Context: an optimization exercise on an open-source flow, tuned for small area. The choices shown serve that exercise and are no tape-out recipe.
RTL that was checked went through simulation tests only; none was proved equivalent to the original.
Not every run is shown, and edits may drop behaviour that the tests do not exercise.
For run 2, only the layout was checked, not whether the RTL still works.
No activity file was given, so power comes from the tool's default toggle rates.

**design/flow/design.v**
```verilog
module bk_add32(
    input [31:0] a,
    input [31:0] b,
    input ci,
    output [31:0] s,
    output [31:0] p,
    output [31:0] g
);
assign p = a ^ b;
assign g = a & b;
wire [31:0] G0, P0, G1, P1, G2, P2, G3, P3, G4, P4, G5, P5, G6, P6, G7, P7, G8, P8;
assign G0 = {g[31:1], g[0] | (p[0] & ci)};
assign P0 = p;
genvar i;
generate
    for (i = 0; i < 32; i = i + 1) begin : up
        if (i % 2 == 1) begin : l0
            assign G1[i] = G0[i] | (P0[i] & G0[i-1]);
            assign P1[i] = P0[i] & P0[i-1];
        end else begin : l0n
            assign G1[i] = G0[i];
            assign P1[i] = P0[i];
        end
        if (i % 4 == 3) begin : l1
            assign G2[i] = G1[i] | (P1[i] & G1[i-2]);
            assign P2[i] = P1[i] & P1[i-2];
        end else begin : l1n
            assign G2[i] = G1[i];
            assign P2[i] = P1[i];
        end
        if (i % 8 == 7) begin : l2
            assign G3[i] = G2[i] | (P2[i] & G2[i-4]);
            assign P3[i] = P2[i] & P2[i-4];
        end else begin : l2n
            assign G3[i] = G2[i];
            assign P3[i] = P2[i];
        end
        if (i % 16 == 15) begin : l3
            assign G4[i] = G3[i] | (P3[i] & G3[i-8]);
            assign P4[i] = P3[i] & P3[i-8];
        end else begin : l3n
            assign G4[i] = G3[i];
            assign P4[i] = P3[i];
        end
        if (i % 16 == 7 && i > 16) begin : d3
            assign G5[i] = G4[i] | (P4[i] & G4[i-8]);
            assign P5[i] = P4[i] & P4[i-8];
        end else begin : d3n
            assign G5[i] = G4[i];
            assign P5[i] = P4[i];
        end
        if (i % 8 == 3 && i > 8) begin : d2
            assign G6[i] = G5[i] | (P5[i] & G5[i-4]);
            assign P6[i] = P5[i] & P5[i-4];
        end else begin : d2n
            assign G6[i] = G5[i];
            assign P6[i] = P5[i];
        end
        if (i % 4 == 1 && i > 4) begin : d1
            assign G7[i] = G6[i] | (P6[i] & G6[i-2]);
            assign P7[i] = P6[i] & P6[i-2];
        end else begin : d1n
            assign G7[i] = G6[i];
            assign P7[i] = P6[i];
        end
        if (i % 2 == 0 && i > 1) begin : d0
            assign G8[i] = G7[i] | (P7[i] & G7[i-1]);
            assign P8[i] = P7[i] & P7[i-1];
        end else begin : d0n
            assign G8[i] = G7[i];
            assign P8[i] = P7[i];
        end
    end
endgenerate
assign s = p ^ {G8[30:0], ci};
endmodule
module alu(
    input [31:0] instr,
    input [31:0] a,
    input [31:0] b,
    output [31:0] sum,
    output [31:0] wdata,
    output cmp_ne,      
    output cmp_and      
);
wire [6:0] op = instr[6:0];
wire [2:0] f3 = instr[14:12];
wire [31:0] immI = {{20{instr[31]}}, instr[31:20]};
wire [31:0] immS = {{20{instr[31]}}, instr[31:25], instr[11:7]};
wire [31:0] immJ2 = {2'b00, {21{instr[20]}}, instr[30:22]};
wire sel_b = op[5] & ~op[2] & (op[4] | op[6]);
wire [31:0] imm = ~op[5] ? immI : (op[6] ? immJ2 : immS);
wire [31:0] opb = sel_b ? b : imm;
wire [31:0] x, n;
bk_add32 add(.a(a), .b(opb), .ci(1'b0), .s(sum), .p(x), .g(n));
wire [31:0] o = x | n;
assign cmp_ne = |x;
assign cmp_and = |n;
assign wdata = op[2] ? a :
               ~f3[2] ? sum :
               ~f3[1] ? x :
               f3[0] ? n : o;
endmodule
module control(
    input [31:0] instr,
    output rf_we,
    output mem_we,
    output bne,
    output beq,
    output jal,
    output jalr
);
wire [6:0] op = instr[6:0];
wire [2:0] f3 = instr[14:12];
wire f3_alu = (f3 == 3'b000) | (f3 == 3'b100) | (f3 == 3'b110) | (f3 == 3'b111);
wire is_opimm = (op == 7'b0010011) & f3_alu;
wire is_op = (op == 7'b0110011) & (instr[31:25] == 7'b0) & f3_alu;
wire is_br = (op == 7'b1100011);
assign mem_we = (op == 7'b0100011) & (f3 == 3'b010);
assign bne = is_br & (f3 == 3'b001);
assign beq = is_br & (f3 == 3'b000);
assign jal = (op == 7'b1101111);
assign jalr = (op == 7'b1100111);
assign rf_we = is_opimm | is_op | jal | jalr;
endmodule
module rf_word(
    input clk,
    input we,
    input we_n,
    input [31:0] d,
    output reg [31:0] q
);
always @(posedge clk)
    q <= (d & {32{we}}) | (q & {32{we_n}});
endmodule
module rf_aoi3(
    input [2:0] s,
    input [95:0] d,
    output [31:0] y
);
assign y = ~((d[31:0] & {32{s[0]}}) | (d[63:32] & {32{s[1]}}) | (d[95:64] & {32{s[2]}}));
endmodule
module rf_nand11(
    input [11*32-1:0] z,
    output [31:0] y
);
assign y = ~(z[31:0] & z[63:32] & z[95:64] & z[127:96] & z[159:128] & z[191:160] &
             z[223:192] & z[255:224] & z[287:256] & z[319:288] & z[351:320]);
endmodule
module rf_rd(
    input [31:1] sel,           
    input [32*32-1:32] regs,    
    output [31:0] rdata
);
wire [11*32-1:0] z;
genvar i;
generate
    for (i = 0; i < 10; i = i + 1) begin : g
        rf_aoi3 a(.s(sel[3*i+3:3*i+1]), .d(regs[96*i+127:96*i+32]), .y(z[32*i +: 32]));
    end
endgenerate
assign z[351:320] = ~(regs[1023:992] & {32{sel[31]}});
rf_nand11 n(.z(z), .y(rdata));
endmodule
module reg_file(
    input clk,
    input [4:0]raddr0,    
    input [4:0]raddr1,    
    input [4:0]waddr,     
    input [31:0]wdata,    
    input we,             
    output [31:0]rdata0,  
    output [31:0]rdata1   
);
wire [32*32-1:32] regs;
wire [31:1] sel0, sel1, wsel;
genvar k;
generate
    for (k = 1; k < 32; k = k + 1) begin : g
        assign sel0[k] = (raddr0 == k);
        assign sel1[k] = (raddr1 == k);
        assign wsel[k] = we & (waddr == k);
        rf_word w(.clk(clk), .we(wsel[k]), .we_n(~wsel[k]), .d(wdata), .q(regs[32*k +: 32]));
    end
endgenerate
rf_rd rd0(.sel(sel0), .regs(regs), .rdata(rdata0));
rf_rd rd1(.sel(sel1), .regs(regs), .rdata(rdata1));
endmodule
module dout_reg(
    input clk,
    input ld,
    input keep,
    input [15:0] d,
    output reg [15:0] q
);
always @(posedge clk)
    q <= (d & {16{ld}}) | (q & {16{keep}});
endmodule
module mem_ctrl(
    input clk,
    input rst,
    input [31:0]addr,
    input [31:0]data,
    input we,
    output [15:0]data_out
);
wire st = we & (addr == 32'h20);
dout_reg r(.clk(clk), .ld(~rst & st), .keep(~rst & ~st), .d(data[15:0]), .q(data_out));
endmodule
module core(
    input clk,
    input rst,
    input [31:0]instr_data,
    output [31:0]instr_addr,
    output [31:0]mem_addr,
    output [31:0]mem_data,
    output mem_we
);
wire [31:0] instr = instr_data;
wire [31:0] a, b, sum, wdata;
wire rf_we, bne, beq, jal, jalr, cmp_ne, cmp_and;
control control(
    .instr(instr), .rf_we(rf_we), .mem_we(mem_we),
    .bne(bne), .beq(beq), .jal(jal), .jalr(jalr)
);
reg_file rf(
    .clk(clk),
    .raddr0(instr[19:15]), .rdata0(a),
    .raddr1(instr[24:20]), .rdata1(b),
    .waddr(instr[11:7]), .wdata(wdata), .we(rf_we)
);
alu alu(
    .instr(instr), .a(a), .b(b),
    .sum(sum), .wdata(wdata), .cmp_ne(cmp_ne), .cmp_and(cmp_and)
);
assign mem_addr = sum;
assign mem_data = b;
reg [31:0] pc;
wire [31:0] immB = {{20{instr[31]}}, instr[31], instr[31], instr[7], instr[30:25], instr[11:9]};
wire [31:0] immJ2 = {2'b00, {21{instr[20]}}, instr[30:22]};
wire take_br = (bne & cmp_ne) | (beq & cmp_and);
wire [31:0] pc_inc, pc_off;
inc32 pcinc(.a(pc), .s(pc_inc));
bk_add32 pcadd(.a(pc), .b(jal ? immJ2 : immB), .ci(1'b0), .s(pc_off), .p(), .g());
wire [31:0] pc_t = (jal | take_br) ? pc_off : pc_inc;
wire halt = (pc == 32'd255);
wire [31:0] pc_next = halt ? 32'd255 : jalr ? sum : pc_t;
assign instr_addr = rst ? 32'b0 : pc_next;
always @(posedge clk)
    pc <= instr_addr;
endmodule
module ha_bit(
    input a,
    input c,
    output s,
    output co
);
assign s = a ^ c;
assign co = a & c;
endmodule
module inc32(
    input [31:0] a,
    output [31:0] s
);
wire [32:0] c;
assign c[0] = 1'b1;
genvar i;
generate
    for (i = 0; i < 32; i = i + 1) begin : b
        ha_bit h(.a(a[i]), .c(c[i]), .s(s[i]), .co(c[i+1]));
    end
endgenerate
endmodule
module cpu_top(
    input clk,
    input rst,
    output [31:0]instr_addr,
    input [31:0]instr_data,
    output mem_we,
    output [31:0]mem_addr,
    output [31:0]mem_data,
    output [15:0]data_out
);
mem_ctrl mem_ctrl(
    .clk(clk), .rst(rst), .addr(mem_addr), .data(mem_data),
    .we(mem_we), .data_out(data_out)
);
core core(
    .clk(clk), .rst(rst),
    .instr_data(instr_data),
    .instr_addr(instr_addr),
    .mem_addr(mem_addr), .mem_data(mem_data),
    .mem_we(mem_we)
);
endmodule
```
**design/flow/run.sh**
```bash
#!/bin/bash
# synth_recipe.tcl (not shown) runs the flow's synth.tcl, then flattens the netlist and writes it again
# the make line also repeats each setting of config.mk as NAME=value (left out here)
make -C /OpenROAD-flow-scripts/flow DESIGN_CONFIG=/design/flow/config.mk WORK_HOME=/design/flow/orfs CLKGATE_MAP_FILE= SYNTH_SCRIPT=/design/flow/synth_recipe.tcl finish
```
**design/flow/config.mk**
```make
export PLATFORM = sky130hd
export DESIGN_NAME = cpu_top
export DESIGN_NICKNAME = cpu_top
export VERILOG_FILES = /design/flow/design.v
export SDC_FILE = /design/flow/constraint.sdc
export NUM_CORES = 4
export LEC_CHECK = 0
export CAP_MARGIN = 20
export CORE_MARGIN = 2
export CORE_UTILIZATION = 55
export GPL_TIMING_DRIVEN = 0
export SETUP_SLACK_MARGIN = 0.15
export SLEW_MARGIN = 20
export SYNTH_HIERARCHICAL = 1
```
**design/flow/constraint.sdc**
```tcl
create_clock -name core_clock -period 11.0 [get_ports {clk}]
set_input_delay 2.2000 -clock core_clock [delete_from_list [all_inputs] [get_ports {clk}]]
set_output_delay 2.2000 -clock core_clock [all_outputs]
set_load 0.01 [all_outputs]
```
Fig. 1: run 1, clock wires, drivers and flops
Scale bar: 100 um.
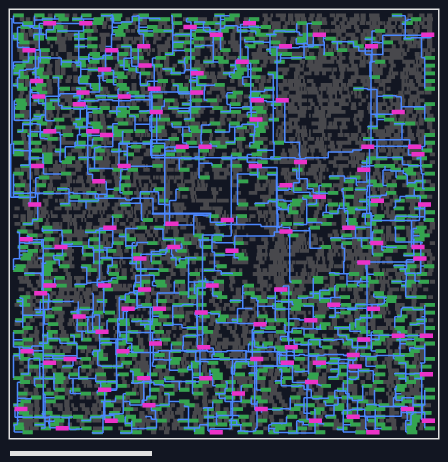
- blue: clock wires (length 13100 um)
- green: flip-flops (count 1040)
- magenta: clock drivers (count 108)
- flops lie: spread over the die
- routed clock nets: 109
power in the clock group: 3.82 mW
clock share of power: 46.0%
clock latency on the worst-skew pair: 0.74 ns
largest clock skew in the final design: 0.0367 ns

Fig. 2: run 1, port wiring
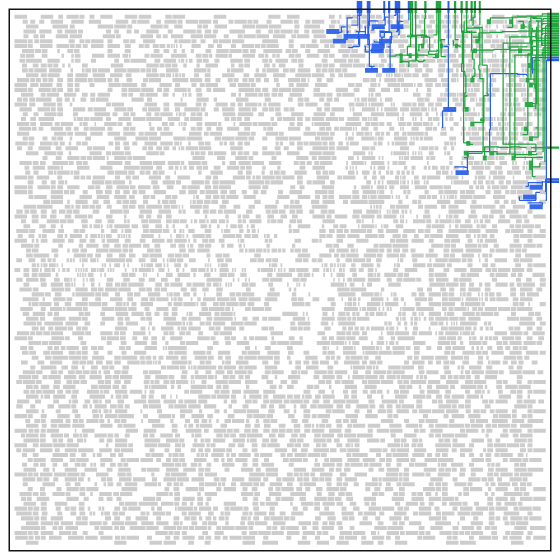
- blue: data_out (bits 16; direction output; end cells 16; buffers 16; wire 632 um)
- green: instr_addr (bits 32; direction output; end cells 32; buffers 32; wire 1750 um)
Buffers on Ports: 146
Top-Level Pins: 147

Fig. 3: run 1, top view of the die
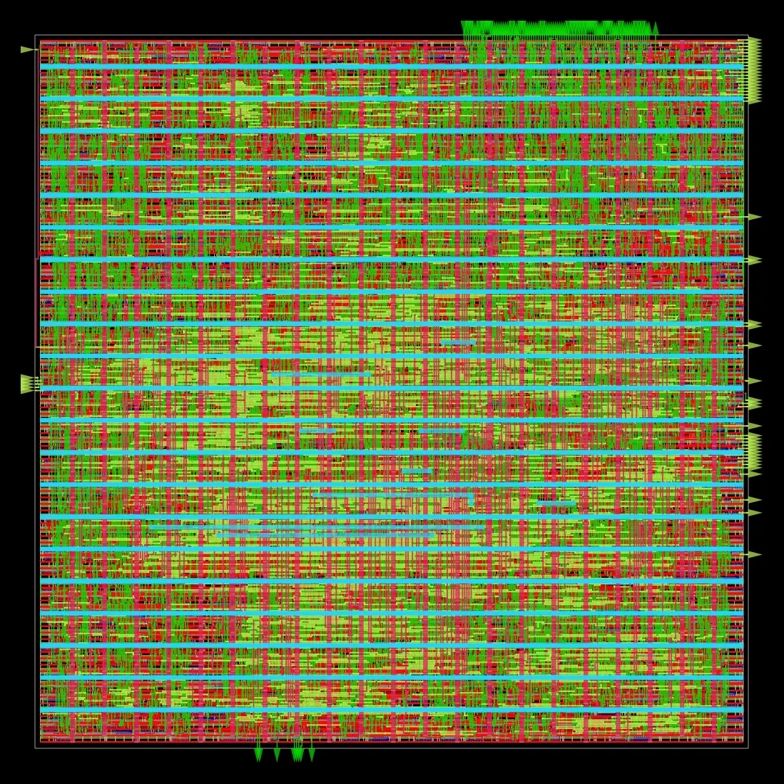
DRT Wirelength: 211 mm
chip height: 302 um
overall die area: 91000 sq um
post-route standard cell area excluding fillers: 56800 sq um
horizontal die dimension: 302 um

==> flow_results.org, run 1 <==
** Finish
- The sequential cells in the finished layout cover a total of 20800 sq um.
- Buffers, non-clock :: 651
- By area, the class that comes first in the final layout consists of multi-input gates.
- The register with the most flip-flops in the layout has 992 of them.
- In the final layout, non-clock buffers account for 11.4% of the cell area.
- Flip-flop and latch share of the layout cell area :: 36.6%
- After the last flow step, the layout net total stands at 4828.
- Proportion of cell area occupied by multi-input gates :: 42.7%
- Largest registers :: core.rf.g.w.q: 992 flops, core.pc: 32 flops, mem_ctrl.r.q: 16 flops
- Number of fillers in the final layout :: 7188
- From synthesis to final layout, the design area changed by 16.6%.
- The post-route netlist has 17.8% of its cells at a drive strength greater than 1.
- Leaving out fill and tap cells, the most frequent cell in the layout is sky130_fd_sc_hd__dfxtp_1.
- Post-Layout Cell Count :: 5925
- Area of the multi-input gates :: 24200 sq um
- The fraction of final cell area spent on clock buffers and inverters in this run is 6.38%.
- Leaving out fill and tap cells, the most frequent cells in the layout are sky130_fd_sc_hd__dfxtp_1, sky130_fd_sc_hd__a22o_1, sky130_fd_sc_hd__a222oi_1.
- The final layout contains a sequential cell count of 1040.
- Core Util, Final :: 64.5%
- Leaving out the clock tree, the finished layout contains an inverter count of 56.
- Final antenna diode count :: 9
- Register containing the most flip-flops in the final layout :: core.rf.g.w.q
- Multi-input gates :: 2810
- Clk_buf instances :: 146

** Clock tree
- In this run, post-CTS hold repair placed 0 buffers.
- Inserted Clock Buffers :: 108
- After clock tree synthesis, the repair step resized 41 gates.
- Master cell of the clock root buffer :: sky130_fd_sc_hd__clkbuf_16
- Total setup buffers inserted after CTS :: 2
- The H-tree generated during clock tree synthesis spans 3 levels.
- After clock tree synthesis, the clock-pin slew on the worst setup and hold paths is 0.06 ns.
- Clock buffer depth :: 3
- Clock sink count :: 1040

** Drt
- Drt pass-1 iters :: 14
- Detailed routing placed a total of 30.0 mm of wire on met3.
- In the final routed layout, each cell accounts on average for 35.5 um.
- In this run the remaining antenna-violating nets after routing total 0.
- Wire segments on met2 add up to 88.5 mm in the final route.
- Detailed router's first-iteration violation count :: 9975
- Overall via count from detail_route :: 45600
- The detailed router put a total of 78.9 mm of wire on met1.
- The detailed router used layers up to and including met5.
- In the routed layout, each cell is associated on average with a via count of 7.70.
- Post-route DRC :: 0

** Global route
- Busiest grt layer :: met2
- For this run, global-route usage on met3 was measured as 17.4%.
- Global routing usage summed across all routing layers :: 44.3%
- First-pass GRT wire length :: 298 mm
- Global routing consumed, on the met2 layer, 64.8% of the routing resources.
- Initial antenna violation count :: 14
- GR Overflow Total :: 0
- Largest net degree at the start of global routing :: 31
- Vias in the first global route :: 42500

** Power
- Overall power of the completed layout :: 8.30 mW
- Combinational logic is responsible for 7.7% of the overall power.
- Per report_power, the Combinational row totals 0.637 mW.
- Highest-power group :: registers
- Flip-flop and latch power :: 3.84 mW
- Net switching is 25.1% of the power.
- For this design the total switching power over the nets is 2.08 mW.
- IR analysis of the VDD net gives a maximum drop of 0.162 mV.
- Sequential share of power :: 46.3%
- Cell Int Power :: 6.21 mW
- Dividing total power by cell area gives a power density of 146 nW/um^2.
- Static leakage :: 22.3 nW

** Logic synthesis
- In this run the cell area of the synthesized design comes to 48700 sq um.
- Post-Synthesis Cells :: 4340
- Yosys printed 9 warnings.
- Dividing the synthesized area by the synthesized cell count gives 11.2 sq um.
- When the netlist entered floorplanning its net count stood at 4501.

** Worst setup path
- Arrival time at the worst endpoint :: 8.66 ns
- Among all stages on the critical path, the largest delay is contributed by sky130_fd_sc_hd__fa_1.
- Data on the critical path is required at its endpoint by 8.80 ns.
- R2R Setup Slk :: 4.15 ns
- Worst Reg2Reg Path Length in Cells :: 35
- Worst setup startpoint :: instr_data[22]
- The most critical setup path has its endpoint at instr_addr[28].
- In this run the critical register-to-register path is captured at core.pc[31]$_DFF_P_.
- Count of buffering cells on the critical path with inverters included :: 7
- The critical path runs through a total of 24 cells.
- Worst setup EP type :: output pin
- CP max FO :: 11
- Reg-to-Reg Start :: core.pc[0]$_DFF_P_
- Critical path start-end classification :: input port to output pin
- Stage delay of the slowest cell on the critical path :: 0.79 ns
- Critical path cell sequence :: clkdlybuf4s15_2 > nand3b_1 > buf_4 > nor2_2 > buf_2 > a222oi_1 > nand4_1 > or3_4 > mux2_2 > inv_1 > fa_1 > inv_1 > fa_1 > a211o_1 > a211oi_4 > o22ai_4 > o31ai_4 > inv_2 > a31o_1 > fa_1 > nand2_1 > o21ai_0 > and2_1 > clkdlybuf4s50_1
- Cell mode on critical path :: sky130_fd_sc_hd__fa_1
- STA classifies the critical path startpoint as an input port.

** Timing
- Setup slack of the critical path after layout :: 0.142 ns
- Setup repair after global routing left no endpoint under its margin.
- Final TNS setup :: 0 ns
- Final critical-path share of the clock period :: 98.7%
- Hold is met by 0.471 ns.
- The count of final max-slew check failures was 0.
- For the pin with the worst max-slew slack, the measured transition is 1.23 ns.
- Post-route minimum period :: 10.86 ns
- The number of hold violations in the final report came to 0.
- Slew headroom :: 17.9%
- Fmax achieved :: 0.0921 GHz
- Setup violations remaining at the end of the flow were counted as 0.

** Floorplanning
- The floorplan step defined a core boundary enclosing 88100 sq um.
- The floorplan has 109 rows.
- The initial utilization of the core area, before any placement, comes to 55.3%.
- Tap insertion was completed with 1165 tapcells.

** Placement
- The congestion estimate from routability-driven global placement came to 1.10.
- Placed standard-cell area :: 52900 sq um
- Counting tap cells, the placed design contains a total of 5710 instances.
- Timing analysis after detailed placement gives a worst setup slack of -1.32 ns.
- The HPWL after detailed placement is 159 mm.

** Outcome
- Status :: timing/DRC/antenna clean

** Hold path
- The path class of the tightest hold or removal check is flop to flop.
- Number of cells on the worst hold path :: 1
- The path with the worst hold slack has its endpoint at mem_ctrl.r.q[11]$_DFF_P_.
Fig. 4: run 1, hierarchy map of the flops
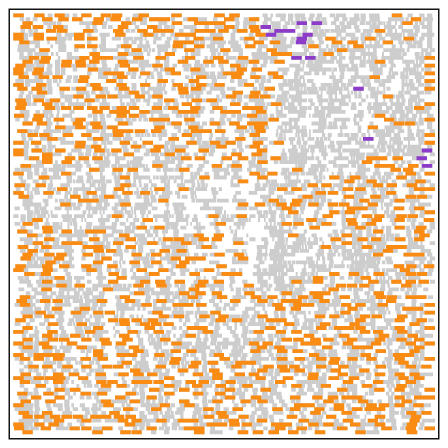

## Run 2: files that changed since run 1, shown whole
==> design/flow/design.v <==
module alu(
    input wire[31:0]src_a, src_b,
    input wire[2:0]alucontrol,
    output reg[31:0]result
);
always @(*) begin
    case (alucontrol)
        3'b000: result = src_a;
        3'b001: result = src_a + src_b;
        3'b100: result = src_a ^ src_b;
        3'b110: result = src_a | src_b;
        3'b111: result = src_a & src_b;
        default: result = 0;
    endcase
end
endmodule
module control(
    input [31:0]instr,
    output reg [11:0]imm12,
    output reg rf_we,
    output reg [2:0]alu_op,
    output reg alu_src,
    output reg mem_we,
    output reg branch,
    output reg jump,
    output reg jump_reg
);
wire [6:0]opcode = instr[6:0];
wire [2:0]funct3 = instr[14:12];
wire [1:0]funct2 = instr[26:25];
wire [4:0]funct5 = instr[31:27];
always @(*) begin
    rf_we = 1'b0;
    alu_op = 3'b0;
    imm12 = 12'b0;
    alu_src = 1'b0;
    mem_we = 1'b0;
    branch = 1'b0;
    jump   = 1'b0;
    jump_reg = 1'b0;
    casez ({funct5, funct2, funct3, opcode})
        17'b?????_??_000_0010011: begin  
            rf_we = 1'b1;
            alu_op = 3'b001;
            imm12 = instr[31:20];
            alu_src = 1'b1;
        end
        17'b?????_??_100_0010011: begin  
            rf_we = 1'b1;
            alu_op = 3'b100;
            imm12 = instr[31:20];
            alu_src = 1'b1;
        end
        17'b?????_??_110_0010011: begin  
            rf_we = 1'b1;
            alu_op = 3'b110;
            imm12 = instr[31:20];
            alu_src = 1'b1;
        end
        17'b?????_??_111_0010011: begin  
            rf_we = 1'b1;
            alu_op = 3'b111;
            imm12 = instr[31:20];
            alu_src = 1'b1;
        end
        17'b00000_00_000_0110011: begin  
            rf_we = 1'b1;
            alu_op = 3'b001;
            alu_src = 1'b0;
        end
        17'b00000_00_100_0110011: begin  
            rf_we = 1'b1;
            alu_op = 3'b100;
            alu_src = 1'b0;
        end
        17'b00000_00_110_0110011: begin  
            rf_we = 1'b1;
            alu_op = 3'b110;
            alu_src = 1'b0;
        end
        17'b00000_00_111_0110011: begin  
            rf_we = 1'b1;
            alu_op = 3'b111;
            alu_src = 1'b0;
        end
        17'b?????_??_010_0100011: begin  
            rf_we = 1'b0;
            alu_op = 3'b001;
            imm12 = {instr[31:25], instr[11:7]};
            alu_src = 1'b1;
            mem_we = 1'b1;
        end
        17'b?????_??_001_1100011: begin  
            imm12 = {instr[31], instr[31], instr[7], instr[30:25], instr[11:9]};
            alu_op = 3'b100;
            branch = 1'b1;
        end
        17'b?????_??_000_1100011: begin  
            imm12 = {instr[31], instr[31], instr[7], instr[30:25], instr[11:9]};
            alu_op = 3'b111;
            branch = 1'b1;
        end
        17'b?????_??_???_1101111: begin  
            rf_we = 1'b1;
            jump = 1'b1;  
            imm12 = {instr[31],instr[19:12],instr[20],instr[30:21], 1'b0};  
        end
        17'b?????_??_???_1100111: begin  
            rf_we = 1'b1;
            jump_reg = 1'b1;  
            imm12 = {instr[31],instr[19:12],instr[20],instr[30:21], 1'b0};  
        end
        default: begin
        end
    endcase
end
endmodule
module reg_file(
    input clk,
    input [4:0]raddr0,    
    input [4:0]raddr1,    
    input [4:0]waddr,     
    input [31:0]wdata,    
    input we,             
    output [31:0]rdata0,  
    output [31:0]rdata1   
);
reg [31:0]x[31:0];
assign rdata0 = (raddr0 != 5'b0) ? x[raddr0] : 32'b0;
assign rdata1 = (raddr1 != 5'b0) ? x[raddr1] : 32'b0;
always @(posedge clk) begin
    if (we) begin
        x[waddr] <= wdata;
    end
end
endmodule
module mem_ctrl(
    input clk,
    input rst,
    input [31:0]addr,
    input [31:0]data,
    input we,
    output reg [15:0]data_out
);
always @(posedge clk) begin
    if (rst) begin
        data_out <= 16'b0;
    end else if (we) begin
        if (addr == 32'h20)
            data_out <= data[15:0];
    end
end
endmodule
module core(
    input clk,
    input rst,
    input [31:0]instr_data,
    input [31:0]last_pc,
    output [31:0]instr_addr,
    output [31:0]mem_addr,
    output [31:0]mem_data,
    output mem_we
);
wire branch;
wire jump;
wire jump_reg;
wire has_imm;
wire [2:0]alu_op;
wire [11:0]imm12;
wire [31:0]alu_result;
wire [31:0]rf_rdata0;
wire [31:0]rf_rdata1;
wire rf_we;
wire [31:0]imm32 = {{20{imm12[11]}}, imm12};
wire cmp_res = alu_result != 0;
wire branch_taken = branch & cmp_res;
reg [31:0]pc;
wire [31:0]branch_target = pc + imm32;
wire [31:0]jump_target = pc + (imm32 >> 2);
wire [31:0]jump_reg_target = rf_rdata0 + (imm32 >> 2);
wire [31:0]pc_target = branch_taken ? branch_target : jump ? jump_target: jump_reg ? jump_reg_target : pc + 1;
wire [31:0]pc_next = (pc == last_pc) ? pc : pc_target;
always @(posedge clk) begin
    if (rst)
        pc <= 32'b0;
    else
        pc <= pc_next;
end
wire [31:0]instr = instr_data;
assign instr_addr = rst ? 32'b0 : pc_next;
wire [4:0]rd = instr[11:7];
wire [4:0]rs1 = instr[19:15];
wire [4:0]rs2 = instr[24:20];
wire [4:0]rf_raddr0 = rs1;
wire [4:0]rf_raddr1 = rs2;
wire [31:0]rf_wdata = alu_result;
wire [4:0]rf_waddr = rd;
assign mem_addr = alu_result;
assign mem_data = rf_rdata1;
wire [31:0]alu_b_src = has_imm ? imm32 : rf_rdata1;
alu alu(
    .src_a(rf_rdata0), .src_b(alu_b_src),
    .alucontrol(alu_op),
    .result(alu_result)
);
reg_file rf(
    .clk(clk),
    .raddr0(rf_raddr0), .rdata0(rf_rdata0),
    .raddr1(rf_raddr1), .rdata1(rf_rdata1),
    .waddr(rf_waddr), .wdata(rf_wdata), .we(rf_we)
);
control control(
    .instr(instr),
    .imm12(imm12),
    .rf_we(rf_we),
    .alu_op(alu_op),
    .alu_src(has_imm),
    .mem_we(mem_we),
    .branch(branch),
    .jump(jump),
    .jump_reg(jump_reg)
);
endmodule
module cpu_top(
    input clk,
    input rst,
    output [31:0]instr_addr,
    input [31:0]instr_data,
    output mem_we,
    output [31:0]mem_addr,
    output [31:0]mem_data,
    output [15:0]data_out
);
mem_ctrl mem_ctrl(
    .clk(clk), .rst(rst), .addr(mem_addr), .data(mem_data),
    .we(mem_we), .data_out(data_out)
);
core core(
    .clk(clk), .rst(rst),
    .instr_data(instr_data), .last_pc(32'd255),
    .instr_addr(instr_addr),
    .mem_addr(mem_addr), .mem_data(mem_data),
    .mem_we(mem_we)
);
endmodule
==> design/flow/config.mk <==
export PLATFORM = sky130hd
export DESIGN_NAME = cpu_top
export DESIGN_NICKNAME = cpu_top
export VERILOG_FILES = /design/flow/design.v
export SDC_FILE = /design/flow/constraint.sdc
export NUM_CORES = 4
export LEC_CHECK = 0
export CAP_MARGIN = 20
export CORE_MARGIN = 2
export CORE_UTILIZATION = 40
export SETUP_SLACK_MARGIN = 0.15
export SLEW_MARGIN = 20
Fig. 5: run 2, hierarchy map of the flops
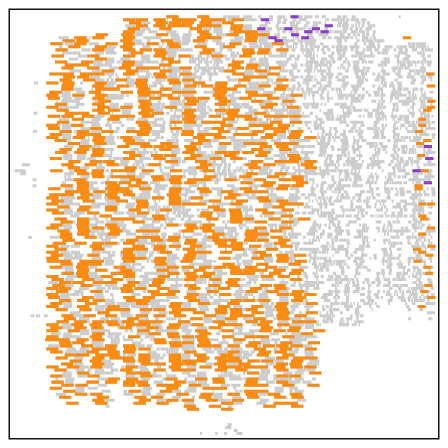
- orange: core (sequential cells 1056)
- purple: mem_ctrl (sequential cells 16)
Core Util, Final: 48.9%
overall die area: 149000 sq um

Fig. 6: run 2, top view of the die
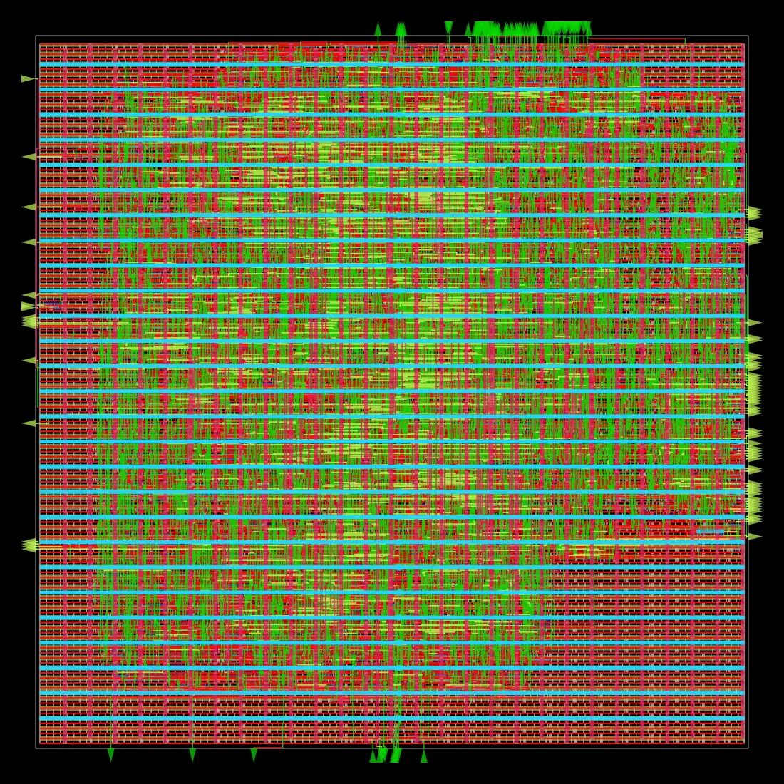
DRT Wirelength: 209 mm
Post-Layout Cell Count: 6381

==> flow_results.org, run 2 <==
** Finish
- Number of fillers in the final layout :: 12200 (+70%)
- Register containing the most flip-flops in the final layout :: core.rf.x
- Post-route standard cell area excluding fillers :: 70400 sq um (+24%)
- Multi-input gates :: 2371 (-16%)
- Seq_cells :: 1072 (+3.1%)
- The footprint of the multi-input gates came to 25600 sq um (+5.8%).
- Flip-flop and latch share of the layout cell area :: 45.1% (+8.4 points)
- Proportion of cell area occupied by multi-input gates :: 36.5% (-6.2 points)
- The area growth from synthesis to layout is 20.9%.
- The clock distribution area overhead in the final layout came to 5.43% (-0.95 points).
- Largest registers :: core.rf.x: 1024 flops, core.pc: 32 flops, mem_ctrl.data_out: 16 flops
- The fraction of layout instances using a drive strength above 1 came to 33.3% (+15 points).
- Largest cell class by area :: registers
- The antenna diode count is 3 (-6).
- In the layout the commonest cells are sky130_fd_sc_hd__edfxtp_1, sky130_fd_sc_hd__mux4_2, sky130_fd_sc_hd__buf_4.
- The library cell used most frequently in the layout, excluding fill and tap cells, is sky130_fd_sc_hd__edfxtp_1.
- The number of nets in the layout was 4554 (-5.7%).
- Buffers, non-clock :: 702 (+7.8%)
- Relative area of non-clock buffer cells in the final design :: 9.02% (-2.3 points)

** Worst setup path
- The worst register-to-register path begins at core.rf.x[27][1]$_DFFE_PP_.
- Critical path start-end classification :: input port to output pin
- Launching element type of the critical path :: input port
- Critical path depth :: 27 (+13%)
- The arrival time of the worst setup path is 8.56 ns (-0.10 ns).
- Data required time of the critical path :: 8.80 ns (about the same)
- R2R Setup Slk :: 3.91 ns (-0.24 ns)
- Count of buffering cells on the critical path with inverters included :: 8 (+1)
- In this run the critical register-to-register path is captured at mem_ctrl.data_out[3]$_SDFFE_PP0P_.
- Cell mode on critical path :: sky130_fd_sc_hd__buf_4
- Slowest-stage cell, CP :: sky130_fd_sc_hd__mux4_2
- Stage delay of the slowest cell on the critical path :: 0.52 ns (-0.27 ns)

** Drt
- Drt pass-1 iters :: 6 (-8)
- Overall via count from detail_route :: 40300 (-12%)
- Met2 WL post-DR :: 99.9 mm (+13%)
- The remaining antenna violation count is 0 (unchanged).
- Vias per cell :: 6.32 (-18%)
- The highest layer touched by signal routing is met5.
- M1 wire length :: 78.3 mm (-0.86%)
- Detailed router's first-iteration violation count :: 4967 (-50%)

** Power
- Net switching fraction of the power :: 26.1% (+1.0 points)
- Static leakage :: 24.4 nW (+9.3%)
- The combinational share of power was 16.7% (+9.0 points).
- Overall power of the completed layout :: 10.2 mW (+23%)
- The largest voltage drop on the vdd net was 0.137 mV (-15%).
- Psw :: 2.67 mW (+28%)
- Cell Int Power :: 7.55 mW (+21%)
- Clock share of power :: 38.5% (-7.5 points)
- The combinational power was 1.70 mW (+170%).
- Flip-flop and latch power :: 4.57 mW (+19%)
- The power consumed by the clock network was 3.94 mW (+3%).
- PD cells :: 145 nW/um^2 (-0.55%)

** Timing
- Largest clock skew in the final design :: 0.0525 ns (+0.0157 ns)
- Slew headroom :: 23.9% (+6.0 points)
- Final Setup Violations :: 0 (unchanged)
- Post-route minimum period :: 10.76 ns (-0.0968 ns)
- Setup slack of the critical path after layout :: 0.239 ns (+0.0968 ns)
- Final TNS setup :: 0 ns (unchanged)
- Tightest Pin Transition :: 1.14 ns (-0.0854 ns)
- The number of hold violations in the final report is 0 (unchanged).
- Final critical-path share of the clock period :: 97.8% (-0.88 points)
- Setup repair after global routing could not meet its margin everywhere.
- The worst hold slack after final layout came to 0.495 ns (+0.0238 ns).

** Placement
- Worst setup slack after placement :: -0.492 ns (+0.832 ns)
- Number of placed instances with taps included :: 6137 (+7.5%)
- Placed standard-cell area :: 65800 sq um (+25%)
- Placer's final routability congestion estimate :: 0.935 (-15%)
- The half-perimeter wire length after detailed placement was 136 mm (-14%).

** Clock tree
- The number of buffers created by CTS is 113 (+4.6%).
- Clock transition at path regs :: 0.06 ns (about the same)
- The source-to-sink clock delay at the later pin of the worst-skew pair came to 0.76 ns (+0.02 ns).
- The tree is rooted in a sky130_fd_sc_hd__clkbuf_16.
- Number of gates resized after cts :: 75 (+83%)
- Count of H-tree levels built during CTS :: 3 (unchanged)
- The post-CTS repair timing setup buffer count came to 5 (+3).
- The maximum number of buffers from clock root to sink is 3 (unchanged).

** Floorplanning
- The chip width was 385 um (+28%).
- The initial standard-cell utilization of the core is 40.4% (-15 points).
- Top-Level Pins :: 147 (unchanged)
- Chip height :: 385 um (+28%)

** Global route
- Initial antenna violation count :: 4 (-10)
- Largest net degree at the start of global routing :: 62 (+100%)
- The met2 usage in global routing came to 45.8% (-19 points).
- Global routing usage summed across all routing layers :: 27.7% (-17 points)
- The total congestion overflow after global routing is 0 (unchanged).
- Global-route track usage on met3 :: 6.27% (-11 points)
- The number of global-route vias before repair came to 39800 (-6.5%).

** Logic synthesis
- Post-Synthesis Cells :: 3822 (-12%)
- Total of warnings raised by yosys :: 5 (-4)

** Hold path
- For hold timing, the worst endpoint is mem_ctrl.data_out[2]$_SDFFE_PP0P_.
- Hold crit path type :: flop to flop
- The hold-critical path depth was 2 (+1).

** Outcome
- Status :: timing/DRC/antenna clean

separate check: timing with driven ports:
In the flow no input, the clock included, has a driving cell. The finished layouts below were timed again as built, in two steps. Step 1, drivers: a clkbuf_16 drives clk and a buf_2 each remaining input, both assumed. Step 2, shift: input delay + t, output delay - t, t = (earliest + latest rising clock arrival at the registers) / 2. This alone moves slack from input paths to output paths. Three values: no drivers, after step 1, after step 2; two values: the first two.
| run | t (ns) | slack for setup (ns) | latest minus earliest clock arrival (ns) |
|---|---|---|---|
| run 1 | 0.789 | 0.142 / 0.099 / 0.099 | 0.037 / 0.036 |
| run 2 | 0.815 | 0.239 / 0.154 / 0.154 | 0.052 / 0.052 |
After both steps every run listed still meets setup and hold. For run 2, which loses most, drivers alone change the setup slack by -0.085 ns; drivers and shift together by -0.085 ns.
